What follows belongs to an exercise in optimizing a design on an open flow for small area; a production flow would make more cautious choices.
Only simulation tests tie the RTL to the original design; equivalence was not proved.
No activity file was given, so power comes from the tool's default toggle rates.

Sequential cells coloured by instance or generate block:
Scale bar: 50 um. Other sequential cells in the stronger grey, the rest of the logic in the fainter grey.
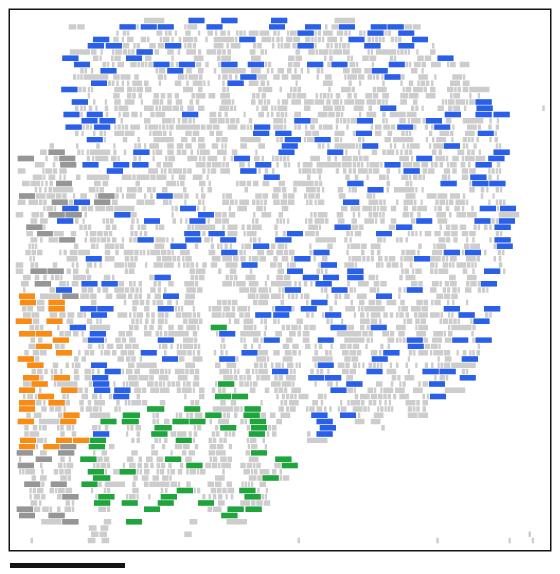
Zoomed window:
Scale bar: 10 um. Region (44, 161) to (74, 191) um. Cells in grey, sequential cells in the stronger grey; small squares are vias.
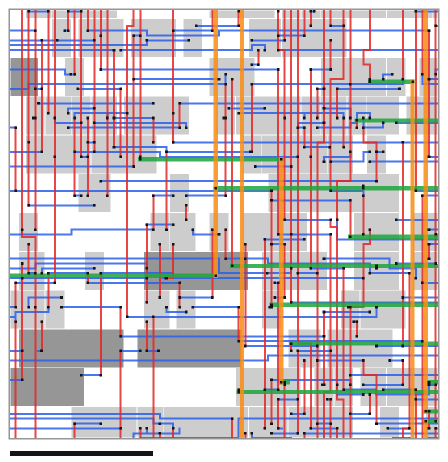
The whole layout, all layers:
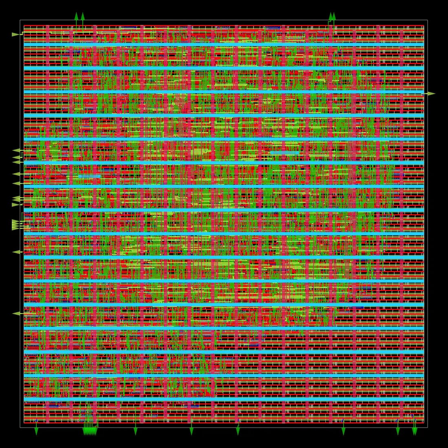
Routed metal per tile:
23 x 23 tiles, from dark purple (low) to yellow (high), scaled to the fullest tile. Values are wire area over tile area, all layers added.
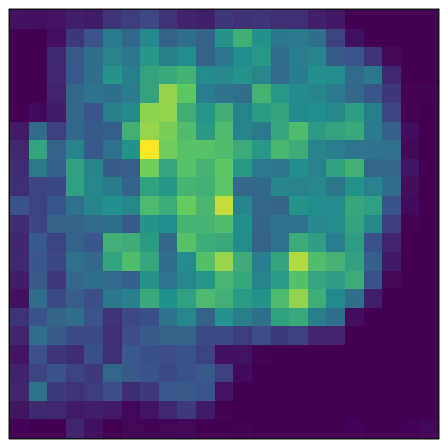
Cell classes on the final placement:
Scale bar: 50 um. Fill, decap, tap and diode cells in grey.
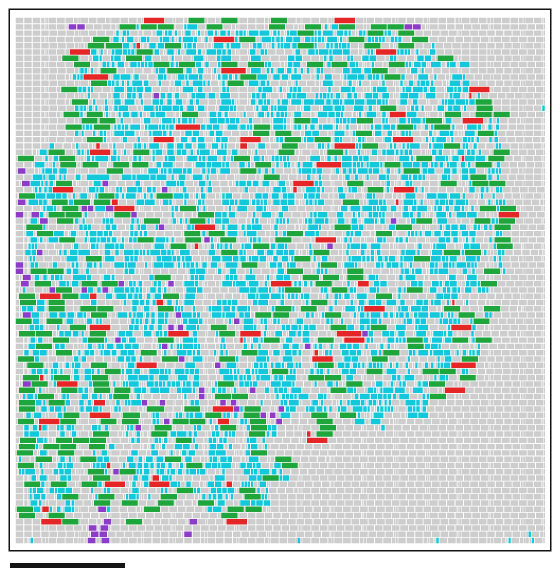
**design.v**
```verilog
`timescale 1ns / 1ps
module GenericCounter(	CLK,
						CE,
						RESET,
						ENABLE_IN,
						TRIGG_OUT,
						COUNT
						);
	parameter COUNTER_WIDTH = 4;
	parameter COUNTER_MAX = 9;
	input CLK;
	input CE;  
	input RESET;
	input ENABLE_IN;
	output reg TRIGG_OUT;
	output [COUNTER_WIDTH - 1 : 0] COUNT;
	reg [COUNTER_WIDTH - 1 : 0] Counter;
	always@ (posedge CLK) begin
		if (RESET)
			Counter <= 0;
		else if (CE) begin
			if(ENABLE_IN) begin
				if (Counter == COUNTER_MAX)
					Counter <= 0;
				else
					Counter <= Counter +1;
			end
		end
	end
	always@ (posedge CLK) begin
		if (RESET)
			TRIGG_OUT <= 0;
		else if (CE) begin
			if (ENABLE_IN && (Counter == COUNTER_MAX))
				TRIGG_OUT <= 1;
			else
				TRIGG_OUT <= 0;
		end
	end
	assign COUNT = Counter;
endmodule
`timescale 1ns / 1ps
module PRandomHorz(
        input CLK,
        input RESET,
        input CE,
		  output [7:0] OUT);
reg [7:0] lfsr;
wire d0,lfsr_equal;
assign OUT=lfsr;
xnor(d0,lfsr[7],lfsr[5],lfsr[4],lfsr[3]);
assign lfsr_equal = (lfsr == 8'h2D);
always @(posedge CLK) begin
    if(RESET) begin
        lfsr <= 0;
    end
    else begin
        if(CE)
            lfsr <= lfsr_equal ? 8'h0 : {lfsr[6:0],d0};
    end
end
endmodule
`timescale 1ns / 1ps
module PRandomVert(
        input CLK,
        input RESET,
        input CE,
		  output [6:0] OUT);
reg [6:0] lfsr;
wire d0,lfsr_equal;
assign OUT=lfsr;
xnor(d0,lfsr[6],lfsr[5]);
assign lfsr_equal = (lfsr == 7'h6A);
always @(posedge CLK) begin
    if(RESET) begin
        lfsr <= 0;
    end
    else begin
        if(CE)
            lfsr <= lfsr_equal ? 7'h0 : {lfsr[5:0],d0};
    end
end
endmodule
`timescale 1ns / 1ps
module RandomWrapper(
		input CLK,
		input RESET,
		input NEXT,
		input [1:0] MASTER_STATE,
		output [7:0] HORIZONTAL,
		output [6:0] VERTICAL
    );
wire [7:0] randhorz;
wire [6:0] randvert;
reg [7:0] horz;
reg [6:0] vert;
assign HORIZONTAL=horz;
assign VERTICAL=vert;
always @(posedge CLK) begin
	if(RESET) begin
        horz <= 30;
        vert <= 20;
    end
    else begin
        if(NEXT | (MASTER_STATE==2'b00)) begin
				if(randhorz<160 & randvert<120) begin
					horz <= randhorz;
					vert <= randvert;
				end else begin
					horz <= 80;
					vert <= 60;
				end
			end
    end
end
PRandomHorz PRHorz(
    .CLK(CLK),
    .RESET(RESET),
	 .CE(1'b1),
    .OUT(randhorz)
);
PRandomVert PRVert(
    .CLK(CLK),
    .RESET(RESET),
	 .CE(1'b1),
    .OUT(randvert)
);
endmodule
`timescale 1ns / 1ps
module MasterStateMachine(
    input RESET,
    input CLOCK,
    input [3:0] PUSH_BUTTONS,
    input [3:0] SCORE_IN,  
    output [1:0] STATE_OUT,
	 input SUICIDE_IN
    );
	 reg [1:0] CurrState;
	 reg [1:0] NextState;
	assign STATE_OUT = CurrState; 
always@(posedge CLOCK) begin
	if(RESET) begin
		CurrState <= 2'b00;  
	end 
	else begin
		CurrState <= NextState;
	end
end
always@(PUSH_BUTTONS or SCORE_IN or SUICIDE_IN or CurrState) begin
	case(CurrState)
		2'b00: begin  
			if(PUSH_BUTTONS)
				NextState <= 2'b01;  
			else
				NextState <= CurrState;			
		end
		2'b01: begin
			if(SCORE_IN == 10)
				NextState <= 2'b10;						
			else if(SUICIDE_IN)
				NextState <= 2'b11;
			else
				NextState <= CurrState;	
		end
		2'b10:  
			NextState <= CurrState;		
		2'b11:  
			NextState <= CurrState;
	endcase
end
endmodule
`timescale 1ns / 1ps
module NavigationStateMachine(
    input RESET,
    input CLOCK,
    input TICK,  
    input [3:0] PUSH_BUTTONS,
    output [1:0] STATE_OUT
    );
	 reg [1:0] CurrState;
	 reg [1:0] NextState;
	assign STATE_OUT = CurrState; 
always@(posedge CLOCK) begin
	if(RESET) begin
		CurrState <= 2'b00;  
	end 
	else if(TICK) begin
		CurrState <= NextState;
	end
end
always@(PUSH_BUTTONS or CurrState) begin
	case(CurrState)
		2'b00: begin  
			if(PUSH_BUTTONS[1])
				NextState <= 2'b01;  
			else if(PUSH_BUTTONS[2])
				NextState <= 2'b10;   
			else
				NextState <= CurrState;			
		end
		3'b01: begin  
			if(PUSH_BUTTONS[0])
				NextState <= 2'b00;  
			else if(PUSH_BUTTONS[3])
				NextState <= 2'b11;   
			else
				NextState <= CurrState;	
		end
		2'b10: begin  
			if(PUSH_BUTTONS[0])
				NextState <= 2'b00;  
			else if(PUSH_BUTTONS[3])
				NextState <= 2'b11;   
			else
				NextState <= CurrState;		
		end
		2'b11: begin  
			if(PUSH_BUTTONS[1])
				NextState <= 2'b01;  
			else if(PUSH_BUTTONS[2])
				NextState <= 2'b10;   
			else
				NextState <= CurrState;		
		end
	endcase
end
endmodule
`timescale 1ns / 1ps
module ScoreCounter(
		input CLK,
		input RESET,
		input GAMECLOCK,
		input REACHED_TARGET,
		output reg [3:0] CURRENT_SCORE
    );
reg enable;
reg TargetDelayed;
wire TargetRise = REACHED_TARGET & ~TargetDelayed;
always@(posedge CLK) begin
	if(RESET)
		TargetDelayed <= 0;
	else
		TargetDelayed <= REACHED_TARGET;
end
always@(posedge CLK) begin
	if(RESET) 
		CURRENT_SCORE <= 0;
	else if(TargetRise && enable) begin
		CURRENT_SCORE <= CURRENT_SCORE+1;
	end
end
always@(posedge CLK) begin
	if(RESET)
		enable <= 1;
	else if(TargetRise)
		enable <= 0;
	else if(GAMECLOCK)
		enable <= ~REACHED_TARGET;
end
endmodule
`timescale 1ns / 1ps
module Seg7Decoder(
    input [1:0] SEG_SELECT_IN,
    output reg [3:0] SEG_SELECT_OUT,
    input [3:0] BIN_IN,
    output reg [7:0] HEX_OUT,
    input DOT_IN
    );
	always@(SEG_SELECT_IN) begin
		case(SEG_SELECT_IN)
		2'b00 : SEG_SELECT_OUT <= 4'b1110 ;
		2'b01 : SEG_SELECT_OUT <= 4'b1101 ;
		2'b10 : SEG_SELECT_OUT <= 4'b1011 ;
		2'b11 : SEG_SELECT_OUT <= 4'b0111 ;	
		default: SEG_SELECT_OUT <= 4'b1111 ;
		endcase
	end
	always@(BIN_IN or DOT_IN) begin
		case(BIN_IN) 
		4'h0 : HEX_OUT[6:0] <= 7'b1000000;
		4'h1 : HEX_OUT[6:0] <= 7'b1111001;
		4'h2 : HEX_OUT[6:0] <= 7'b0100100;
		4'h3 : HEX_OUT[6:0] <= 7'b0110000;
		4'h4 : HEX_OUT[6:0] <= 7'b0011001;
		4'h5 : HEX_OUT[6:0] <= 7'b0010010;
		4'h6 : HEX_OUT[6:0] <= 7'b0000010;
		4'h7 : HEX_OUT[6:0] <= 7'b1111000;
		4'h8 : HEX_OUT[6:0] <= 7'b0000000;
		4'h9 : HEX_OUT[6:0] <= 7'b0011000;
		4'hA : HEX_OUT[6:0] <= 7'b0001000;
		4'hB : HEX_OUT[6:0] <= 7'b0000011;
		4'hC : HEX_OUT[6:0] <= 7'b1000110;
		4'hD : HEX_OUT[6:0] <= 7'b0100001;
		4'hE : HEX_OUT[6:0] <= 7'b0000110;
		4'hF : HEX_OUT[6:0] <= 7'b0001110;
		default: HEX_OUT[6:0] <= 7'b1111111;
		endcase
		HEX_OUT[7] <= ~DOT_IN;
	end
endmodule
`timescale 1ns / 1ps
module SnakeControl(
	 input CLK,
	 input RESET,
	 input GAMECLOCK,  
    input [9:0] ADDRH,
    input [8:0] ADDRV,
	 output reg [7:0] COLOUR,
	 output reg REACHED_TARGET,
	 input [1:0] MASTER_STATE,
	 input [1:0] NAVIGATION_STATE,
	 input [7:0] RAND_ADDRH,
	 input [6:0] RAND_ADDRV,
	 input [3:0] SCORE,
	 output reg SUICIDE,
	 output [7:0] DEBUG_OUT
    );
	 reg [6:0] ApplePositionH;
	 reg [5:0] ApplePositionV;
	 reg [12:0] SnakePosition14;
	 reg [12:0] SnakePosition13;
	 reg [12:0] SnakePosition12;
	 reg [12:0] SnakePosition11;
	 reg [12:0] SnakePosition10;
	 reg [12:0] SnakePosition9;
	 reg [12:0] SnakePosition8;
	 reg [12:0] SnakePosition7;
	 reg [12:0] SnakePosition6;
	 reg [12:0] SnakePosition5;
	 reg [12:0] SnakePosition4;
	 reg [12:0] SnakePosition3;
	 reg [12:0] SnakePosition2;
	 reg [12:0] SnakePosition1;
	 reg [12:0] SnakePosition;
	 wire [3:0] SNAKE_LEN;
	 assign SNAKE_LEN = SCORE +3'd5;
	 assign DEBUG_OUT = {RAND_ADDRH[0], RAND_ADDRV[0], 2'b00, SNAKE_LEN};	
	 always@(posedge CLK) begin
	 if (RESET) begin
		ApplePositionH <= 0;
		ApplePositionV <= 0;
		COLOUR <= 0;
		REACHED_TARGET <= 0;
	 end else if (MASTER_STATE == 1) begin
		if({RAND_ADDRH[7:1], 3'b111} <= 640)
			ApplePositionH <= RAND_ADDRH[7:1];
		else 
			ApplePositionH <= ~RAND_ADDRH[7:1];
		if({RAND_ADDRV[6:1], 3'b111} <= 480)
			ApplePositionV <= RAND_ADDRV[6:1];
		else 
			ApplePositionV <= ~RAND_ADDRV[6:1];
		if(REACHED_TARGET && 
			SnakePosition[6:0] == ApplePositionH && 
			SnakePosition[12:7] == ApplePositionV) begin
				ApplePositionH[6] <= ~ApplePositionH[6];
				ApplePositionV[5] <= ~ApplePositionV[5];
		end
		if(ADDRH > {ApplePositionH, 3'b000} && ADDRV > {ApplePositionV, 3'b000}
			&& ADDRH <= {ApplePositionH, 3'b111} &&  ADDRV <= {ApplePositionV, 3'b111})
				COLOUR <= 8'b00000111;
		else if (ADDRH > {SnakePosition[6:0], 3'b000} && ADDRV > {SnakePosition[12:7], 3'b000}
			&& ADDRH <= {SnakePosition[6:0], 3'b111} &&  ADDRV <= {SnakePosition[12:7], 3'b111})
			COLOUR <= 8'b11111111;
		else if (SNAKE_LEN >1 && ADDRH > {SnakePosition1[6:0], 3'b000} && ADDRV > {SnakePosition1[12:7], 3'b000}
			&& ADDRH <= {SnakePosition1[6:0], 3'b111} &&  ADDRV <= {SnakePosition1[12:7], 3'b111})
			COLOUR <= 8'b11111111;
		else if (SNAKE_LEN >2 && ADDRH > {SnakePosition2[6:0], 3'b000} && ADDRV > {SnakePosition2[12:7], 3'b000}
			&& ADDRH <= {SnakePosition2[6:0], 3'b111} &&  ADDRV <= {SnakePosition2[12:7], 3'b111})
			COLOUR <= 8'b11111111;
		else if (SNAKE_LEN >3 && ADDRH > {SnakePosition3[6:0], 3'b000} && ADDRV > {SnakePosition3[12:7], 3'b000}
			&& ADDRH <= {SnakePosition3[6:0], 3'b111} &&  ADDRV <= {SnakePosition3[12:7], 3'b111})
			COLOUR <= 8'b11111111;
		else if (SNAKE_LEN >4 && ADDRH > {SnakePosition4[6:0], 3'b000} && ADDRV > {SnakePosition4[12:7], 3'b000}
			&& ADDRH <= {SnakePosition4[6:0], 3'b111} &&  ADDRV <= {SnakePosition4[12:7], 3'b111})
			COLOUR <= 8'b11111111;
		else if (SNAKE_LEN >5 && ADDRH > {SnakePosition5[6:0], 3'b000} && ADDRV > {SnakePosition5[12:7], 3'b000}
			&& ADDRH <= {SnakePosition5[6:0], 3'b111} &&  ADDRV <= {SnakePosition5[12:7], 3'b111})
			COLOUR <= 8'b11111111;
		else if (SNAKE_LEN >6 && ADDRH > {SnakePosition6[6:0], 3'b000} && ADDRV > {SnakePosition6[12:7], 3'b000}
			&& ADDRH <= {SnakePosition6[6:0], 3'b111} &&  ADDRV <= {SnakePosition6[12:7], 3'b111})
			COLOUR <= 8'b11111111;
		else if (SNAKE_LEN >7 && ADDRH > {SnakePosition7[6:0], 3'b000} && ADDRV > {SnakePosition7[12:7], 3'b000}
			&& ADDRH <= {SnakePosition7[6:0], 3'b111} &&  ADDRV <= {SnakePosition7[12:7], 3'b111})
			COLOUR <= 8'b11111111;
		else if (SNAKE_LEN >8 && ADDRH > {SnakePosition8[6:0], 3'b000} && ADDRV > {SnakePosition8[12:7], 3'b000}
			&& ADDRH <= {SnakePosition8[6:0], 3'b111} &&  ADDRV <= {SnakePosition8[12:7], 3'b111})
			COLOUR <= 8'b11111111;
		else if (SNAKE_LEN >9 && ADDRH > {SnakePosition9[6:0], 3'b000} && ADDRV > {SnakePosition9[12:7], 3'b000}
			&& ADDRH <= {SnakePosition9[6:0], 3'b111} &&  ADDRV <= {SnakePosition9[12:7], 3'b111})
			COLOUR <= 8'b11111111;
		else if (SNAKE_LEN >10 && ADDRH > {SnakePosition10[6:0], 3'b000} && ADDRV > {SnakePosition10[12:7], 3'b000}
			&& ADDRH <= {SnakePosition10[6:0], 3'b111} &&  ADDRV <= {SnakePosition10[12:7], 3'b111})
			COLOUR <= 8'b11111111;
		else if (SNAKE_LEN >11 && ADDRH > {SnakePosition11[6:0], 3'b000} && ADDRV > {SnakePosition11[12:7], 3'b000}
			&& ADDRH <= {SnakePosition11[6:0], 3'b111} &&  ADDRV <= {SnakePosition11[12:7], 3'b111})
			COLOUR <= 8'b11111111;
		else if (SNAKE_LEN >12 && ADDRH > {SnakePosition12[6:0], 3'b000} && ADDRV > {SnakePosition12[12:7], 3'b000}
			&& ADDRH <= {SnakePosition12[6:0], 3'b111} &&  ADDRV <= {SnakePosition12[12:7], 3'b111})
			COLOUR <= 8'b11111111;
		else if (SNAKE_LEN >13 && ADDRH > {SnakePosition13[6:0], 3'b000} && ADDRV > {SnakePosition13[12:7], 3'b000}
			&& ADDRH <= {SnakePosition13[6:0], 3'b111} &&  ADDRV <= {SnakePosition13[12:7], 3'b111})
			COLOUR <= 8'b11111111;
		else if (SNAKE_LEN >14 && ADDRH > {SnakePosition14[6:0], 3'b000} && ADDRV > {SnakePosition14[12:7], 3'b000}
			&& ADDRH <= {SnakePosition14[6:0], 3'b111} &&  ADDRV <= {SnakePosition14[12:7], 3'b111})
			COLOUR <= 8'b11111111;
		else
			COLOUR <= 8'b01000000;
		if(SnakePosition[6:0] == ApplePositionH && SnakePosition[12:7] == ApplePositionV)
			REACHED_TARGET <= 1;
		else
			REACHED_TARGET <= 0;
	  end
	  if(RESET)
			SUICIDE <= 0;
	  else if(SNAKE_LEN > 1 && SnakePosition == SnakePosition1   || 
			SNAKE_LEN > 2 && SnakePosition == SnakePosition2   || 
			SNAKE_LEN > 3 && SnakePosition == SnakePosition3   || 
			SNAKE_LEN > 4 && SnakePosition == SnakePosition4   || 
			SNAKE_LEN > 5 && SnakePosition == SnakePosition5   ||
			SNAKE_LEN > 6 && SnakePosition == SnakePosition6   || 
			SNAKE_LEN > 7 && SnakePosition == SnakePosition7   ||
			SNAKE_LEN > 8 && SnakePosition == SnakePosition8   || 
			SNAKE_LEN > 9 && SnakePosition == SnakePosition9   ||
			SNAKE_LEN > 10 && SnakePosition == SnakePosition10 || 
			SNAKE_LEN > 11 && SnakePosition == SnakePosition11 ||
			SNAKE_LEN > 12 && SnakePosition == SnakePosition12 || 
			SNAKE_LEN > 13 && SnakePosition == SnakePosition13 ||
			SNAKE_LEN > 14 && SnakePosition == SnakePosition14)
			SUICIDE <= 1;
	  else
			SUICIDE <= 0;
	end
	always@(posedge CLK) begin
		if(RESET || (GAMECLOCK && MASTER_STATE == 0)) begin
			SnakePosition14 <= {7'b0010000, 6'b010000};
			SnakePosition13 <= {7'b0010000, 6'b010001};
			SnakePosition12 <= {7'b0010000, 6'b010010};
			SnakePosition11 <= {7'b0010000, 6'b010011};
			SnakePosition10 <= {7'b0010000, 6'b010100};
			SnakePosition9 <= {7'b0010000, 6'b010101};
			SnakePosition8 <= {7'b0010000, 6'b010110};
			SnakePosition7 <= {7'b0010000, 6'b010111};
			SnakePosition6 <= {7'b0010000, 6'b011000};
			SnakePosition5 <= {7'b0010000, 6'b011001};
			SnakePosition4 <= {7'b0010000, 6'b011010};
			SnakePosition3 <= {7'b0010000, 6'b011011};
			SnakePosition2 <= {7'b0010000, 6'b011100};
			SnakePosition1 <= {7'b0010000, 6'b011101};
			SnakePosition <= {7'b0010000, 6'b011110};
		end else if(GAMECLOCK && MASTER_STATE == 1) begin
			SnakePosition1 <= SnakePosition;
			SnakePosition2 <= SnakePosition1;
			SnakePosition3 <= SnakePosition2;
			SnakePosition4 <= SnakePosition3;
			SnakePosition5 <= SnakePosition4;
			SnakePosition6 <= SnakePosition5;
			SnakePosition7 <= SnakePosition6;
			SnakePosition8 <= SnakePosition7;
			SnakePosition9 <= SnakePosition8;
			SnakePosition10 <= SnakePosition9;
			SnakePosition11 <= SnakePosition10;
			SnakePosition12 <= SnakePosition11;
			SnakePosition13 <= SnakePosition12;
			SnakePosition14 <= SnakePosition13;
			case(NAVIGATION_STATE)
			2'b00: begin  
				SnakePosition[6:0] <= SnakePosition[6:0] + 1;  
			end
			3'b01: begin  
				SnakePosition[12:7] <= SnakePosition[12:7] + 1;  
			end
			2'b10: begin  
				if(SnakePosition[12:7] == 0)
					SnakePosition[12:7] <= 58;
				else
					SnakePosition[12:7] <= SnakePosition[12:7] - 1;  
			end
			2'b11: begin  
				if(SnakePosition[6:0] == 0)
					SnakePosition[6:0] <= 78;
				else
					SnakePosition[6:0] <= SnakePosition[6:0] - 1;  
			end
			endcase
			if(SnakePosition[6:0] > 78)
				SnakePosition[6:0] <= 0;
			if(SnakePosition[12:7] > 58)
				SnakePosition[12:7] <= 0;
		end
	 end
endmodule
`timescale 1ns / 1ps
module VGAControl(
    input CLK,
    input RESET,
    input CE,  
    output reg [9:0] ADDRH,
    output reg [8:0] ADDRV,
    input [7:0] CIN,
    output reg [7:0] COUT,
    output HS,
    output VS
    );
	parameter VertTimeToPulseWidthEnd 	= 10'd2;
	parameter VertTimeToBackPorchEnd	= 10'd31;
	parameter VertTimeToDisplayTimeEnd	= 10'd511;
	parameter VertTimeTofrontPorch		= 10'd521;
	parameter HorzTimeToPulseWidthEnd	= 10'd96;
	parameter HorzTimeToBackPorchEnd	= 10'd144;
	parameter HorzTimeToDisplayTimeEnd	= 10'd784;
	parameter HorzTimeToFrontPorchEnd	= 10'd800;
	wire HorTrigOut;
	wire [9:0] HorCount;
	GenericCounter #(.COUNTER_WIDTH(10),
					 .COUNTER_MAX(HorzTimeToFrontPorchEnd)
					)	CountHor (
					.CLK(CLK),
					.CE(CE),
					.RESET(RESET),
					.ENABLE_IN(1'b1),
					.COUNT(HorCount),
					.TRIGG_OUT(HorTrigOut) );
	wire [8:0] VerCount;
	GenericCounter #(.COUNTER_WIDTH(9),
					 .COUNTER_MAX(VertTimeTofrontPorch)
					)	CountVer (
					.CLK(CLK),
					.CE(CE),
					.RESET(RESET),
					.ENABLE_IN(HorTrigOut),
					.COUNT(VerCount)
				   );
	assign HS = (HorCount < HorzTimeToPulseWidthEnd) ? 0 : 1;
	assign VS = (VerCount < VertTimeToPulseWidthEnd) ? 0 : 1;
	always@(posedge CLK) begin
		if (RESET) begin
				ADDRH <= 10'd0;
				ADDRV <= 9'd0;
		end else if (!CE) begin
		end else if (HorzTimeToBackPorchEnd <= HorCount && HorCount < HorzTimeToDisplayTimeEnd &&
			VertTimeToBackPorchEnd <= VerCount && VerCount < VertTimeToDisplayTimeEnd) begin
				ADDRH <= HorCount - HorzTimeToBackPorchEnd;
				ADDRV <= VerCount - VertTimeToBackPorchEnd;
		 end else begin
				ADDRH <= 10'd0;
				ADDRV <= 9'd0;
		end
	end
	always@(posedge CLK) begin
		if (RESET)
				COUT <= 8'd0;
		else if (!CE) begin
		end else if (HorzTimeToBackPorchEnd <= HorCount && HorCount < HorzTimeToDisplayTimeEnd &&
			VertTimeToBackPorchEnd <= VerCount && VerCount < VertTimeToDisplayTimeEnd)
				COUT <= CIN;
		else
				COUT <= 8'd0;
	end
endmodule
`timescale 1ns / 1ps
module VGAWrapper(
    input CLK,
    input RESET,
	 input [1:0] MASTER_STATE,
    output [9:0] ADDRH,
    output [8:0] ADDRV,
    input [7:0] CIN,
    output[7:0] COUT,
    output HS,
    output VS
    );
	reg [7:0] Colour;
	reg CLK25;
	always@(posedge CLK)
		if(RESET)
			CLK25 <= 0;
		else
			CLK25 <= ~CLK25;
	VGAControl VGACtl (
					.CLK(CLK),
					.RESET(RESET),
					.CE(~CLK25),
					.ADDRH(ADDRH),
					.ADDRV(ADDRV),
					.CIN(Colour),
					.COUT(COUT),
					.HS(HS),
					.VS(VS)
					);
	always@(posedge CLK) begin
		if(RESET)
			Colour <= 0;
		else if(MASTER_STATE == 1)  
			Colour <= CIN;
		else if(MASTER_STATE == 2)  
			Colour <= 8'b00100000;
		else if(MASTER_STATE == 3)  
			Colour <= 8'b00000111;			
		else  
			Colour <= 0;
	end
endmodule
`timescale 1ns / 1ps
module Snake(
    input [3:0] PUSH_BUTTONS,
    input CLOCK,
    input RESET,
    output [7:0] COLOUR_OUT,
    output HS,
    output VS,
    output [3:0] SEG_SELECT,
    output [7:0] HEX_OUT,
	 output [7:0] LEDS  
	 );
	wire [1:0] MasterState;
	wire [1:0] NavState;
	wire [7:0] RandomAddrH;
	wire [6:0] RandomAddrV;	
	wire [9:0] AddrH;
	wire [8:0] AddrV;
	wire [7:0] Colour;
	wire ReachedTarget;		
	wire [3:0] Score;  
	wire Gameclock;
	wire Suicide;
	MasterStateMachine MasterSTM (
					.RESET(RESET),
					.CLOCK(CLOCK),
					.PUSH_BUTTONS(PUSH_BUTTONS),
					.SCORE_IN(Score),
					.STATE_OUT(MasterState),
					.SUICIDE_IN(Suicide)
					);
	NavigationStateMachine NavSTM (
					.RESET(RESET),
					.CLOCK(CLOCK),
					.TICK(Gameclock),
					.PUSH_BUTTONS(PUSH_BUTTONS),
					.STATE_OUT(NavState)
					);
  RandomWrapper RNDMWrp (
					.CLK(CLOCK),
					.RESET(RESET),
					.NEXT(ReachedTarget),
					.MASTER_STATE(MasterState),
					.HORIZONTAL(RandomAddrH),
					.VERTICAL(RandomAddrV)
					);
GenericCounter  #(
		.COUNTER_WIDTH(12), 
		.COUNTER_MAX(2999))
	GameSpeed(
		.CLK(CLOCK),
		.CE(1'b1),
		.RESET(RESET),
 		.ENABLE_IN(1'b1),
		.TRIGG_OUT(Gameclock)
);						
  SnakeControl SnakeCtl (
    				.CLK(CLOCK),
					.RESET(RESET),
					.GAMECLOCK(Gameclock),
					.ADDRH(AddrH),
					.ADDRV(AddrV),
					.COLOUR(Colour),
					.REACHED_TARGET(ReachedTarget),
					.MASTER_STATE(MasterState),
					.NAVIGATION_STATE(NavState),
					.RAND_ADDRH(RandomAddrH),
					.RAND_ADDRV(RandomAddrV),
					.DEBUG_OUT(LEDS),
					.SCORE(Score),
					.SUICIDE(Suicide)
					);
  VGAWrapper VGAWrp (
					.CLK(CLOCK),
					.RESET(RESET),
					.MASTER_STATE(MasterState),
					.ADDRH(AddrH),
					.ADDRV(AddrV),
					.CIN(Colour),
					.COUT(COLOUR_OUT),
					.HS(HS),
					.VS(VS)
					);
  ScoreCounter ScoreCnt(
					.CLK(CLOCK),
					.RESET(RESET),
					.GAMECLOCK(Gameclock),
					.REACHED_TARGET(ReachedTarget),
					.CURRENT_SCORE(Score)
					);
 Seg7Decoder Seg7Dec(
					.SEG_SELECT_IN(2'b00),
					.SEG_SELECT_OUT(SEG_SELECT),
					.BIN_IN(Score),
					.HEX_OUT(HEX_OUT),
					.DOT_IN(1'b0)
    );
endmodule
```
**run.sh**
```bash
#!/bin/bash
# synth_recipe.tcl (not shown) runs the flow's synth.tcl, then flattens the netlist and writes it again
# the make line also repeats each setting of config.mk as NAME=value (left out here)
make -C /OpenROAD-flow-scripts/flow DESIGN_CONFIG=/design/flow/config.mk WORK_HOME=/design/flow/orfs CLKGATE_MAP_FILE= SYNTH_SCRIPT=/design/flow/synth_recipe.tcl finish
```
**config.mk**
```make
export PLATFORM = sky130hd
export DESIGN_NAME = Snake
export DESIGN_NICKNAME = Snake
export VERILOG_FILES = /design/flow/design.v
export SDC_FILE = /design/flow/constraint.sdc
export NUM_CORES = 4
export LEC_CHECK = 0
export CAP_MARGIN = 20
export CORE_MARGIN = 2
export CORE_UTILIZATION = 40
export SLEW_MARGIN = 20
```
**constraint.sdc**
```tcl
create_clock -name core_clock -period 10.0 [get_ports {CLOCK}]
set_input_delay 2.0000 -clock core_clock [delete_from_list [all_inputs] [get_ports {CLOCK}]]
set_output_delay 2.0000 -clock core_clock [all_outputs]
set_load 0.01 [all_outputs]
```
==> flow_summary_export.csv <==
group,metric,value,unit
synthesis,syn_area_per_cell,7.88,sq um
final_layout,antenna_cells,0,
clocking,cts_hold_buf,0,
global_route,use_met1,0.320,
final_layout,fillCellCount,5270,
global_route,use_met2,0.417,
timing,worstMarginPinSlew,1100,ps
worst_setup_path,r2r-end,"SnakeCtl.COLOUR[2]",
worst_setup_path,cp-startpoint,"ScoreCnt.CURRENT_SCORE[0]",
power_and_ir_drop,power-top-group,"clock",
clocking,post-cts-setup-buffers,0,
power_and_ir_drop,ir_worst_vdd,0.132,mV
run_status,outcome,"no timing/DRC/antenna violations",
run,drv_cap,0,
power_and_ir_drop,p_leak,9.79,nW
worst_setup_path,path_depth,4,
timing,drv_slew,0,
clocking,root_buffer,"clkbuf_16",
hold_path,worstHoldPathType,"reg2reg",
detailed_routing,ant_nets,0,
worst_setup_path,worstPathArrival,2790,ps
clocking,cts_resized,0,
final_layout,area_growth,10.2,%
global_route,top_usage_layer,"met2",
detailed_routing,highest_layer,"met5",
worst_setup_path,r2r-start,"VGAWrp.VGACtl.ADDRH[5]",
synthesis,yosysSeqAreaShare,0.303,
timing,post-route-min-period,4790,ps
placed_design,place_congestion,0.904,
synthesis,yosys.cell_types.count,77,
global_route,grt_pass1_wl,106000,um
power_and_ir_drop,power,2.90,mW
synthesis,synth_edf_count,0,
worst_setup_path,cp_cell_sequence,"ha_1 > xor2_2 > inv_1 > clkdlybuf4s50_1",
## Picture notes: 'sequential cells coloured by instance or generate block'
[orange] `RNDMWrp` | placed flops: 30
[green] `VGAWrp` | placed flops: 48
[blue] `SnakeCtl` | placed flops: 213 | where: widely spread
not coloured: 30
fin cells: 3370
die area: 55000 sq um
final core utilization: 0.445

## Picture notes: 'zoomed window'
[orange] metal 4
[blue] metal 1
[red] metal 2
[green] metal 3
sequential cells in the window: 4
most frequent: ha_1 (13), inv_1 (12), nand2_1 (11)
netlist names of flops here include: `SnakeCtl.SnakePosition3` (4)
cells with their middle in the window: 68

## Picture notes: 'the whole layout, all layers'
Final Instance Area: 23400 sq um
Top Ports: 36
final WL: 68800 um
Die Width: 234 um

## Picture notes: 'routed metal per tile'
emptiest ninth of the die: lower right
densest ninth of the die: centre
tiles over half the peak: 22%
total track usage: 0.250
via count: 19105
mean routed wirelength per cell: 20.4 um

## Picture notes: 'cell classes on the final placement'
[purple] other buffers and delay cells | cells: 68 | share of their area: 2.6%
[red] clock drivers and dummy loads | cells: 70 | share of their area: 5.9%
[green] flops | cells: 321 | share of their area: 29%
[cyan] combinational and other logic | cells: 2223 | share of their area: 63%
site row count: 84
register share of the cell area: 0.275
CORE AREA: 52600 sq um

-- cells in the final DEF, fill, tap and decap left out, drive strengths merged, types with 14 or more instances in the layout --
master         count
nand4             73
nor3              47
a211oi            23
nand2b            19
dfxtp            321
nor4              36
nand3             56
xnor2            120
o21ai             66
inv              242
clkdlybuf4s50     27
o211ai            60
and3              23
nand2            401
buf               41
o22ai             20
xor2             128
clkinv            14
nor2             148
a31oi             17
ha               268
a21oi            265
clkbuf            48
nor2b             30
-- cells by family after synthesis --
family / after synthesis / synth area share
compound gates: 551 / 0.159
xor+xnor: 248 / 0.103
fa+ha+maj: 268 / 0.158
buf+inv: 395 / 0.0743
flops: 321 / 0.303
mux: 7 / 0.00336
other cells: 2 / 0.000354
simple gates: 902 / 0.199
-- cell type report --
class	count	area, sq um	share of cell area
multi-input combinational	1983	13300	0.568
timing repair buffer	68	578	0.0247
sequential	321	6430	0.275
clock buffer	48	1040	0.0444
inverter	240	901	0.0385
tap	688	861	0.0368
clock inverter	22	299	0.0128

==> re-timing with driven ports <==
In the flow no input, the clock included, has a driving cell. The finished layout below was timed again as built, in two steps. Step 1: set_driving_cell puts a clkbuf_16 on CLOCK and a buf_2 on each other input, an assumption about the parent block. Step 2 moves the port delays by t, midway between the first and last clock arrival at a register: inputs arrive t later, outputs are due t later. That takes back most of the time a late clock gives input paths. a / b / c = ideal ports / drivers / drivers and shift; a / b = the first two.
shift t [ns]: 0.648
setup slack, ns: 5.209 / 5.146 / 5.722
worst hold slack (ns): 0.441 / 0.441 / 0.441
slew at the worst register clock pin (ns): 0.06 / 0.06
cell pins on the clock port's net: 1
After both steps setup and hold are still met in this run. The setup slack of this run moves by -0.063 ns with the drivers and by +0.513 ns with both steps.
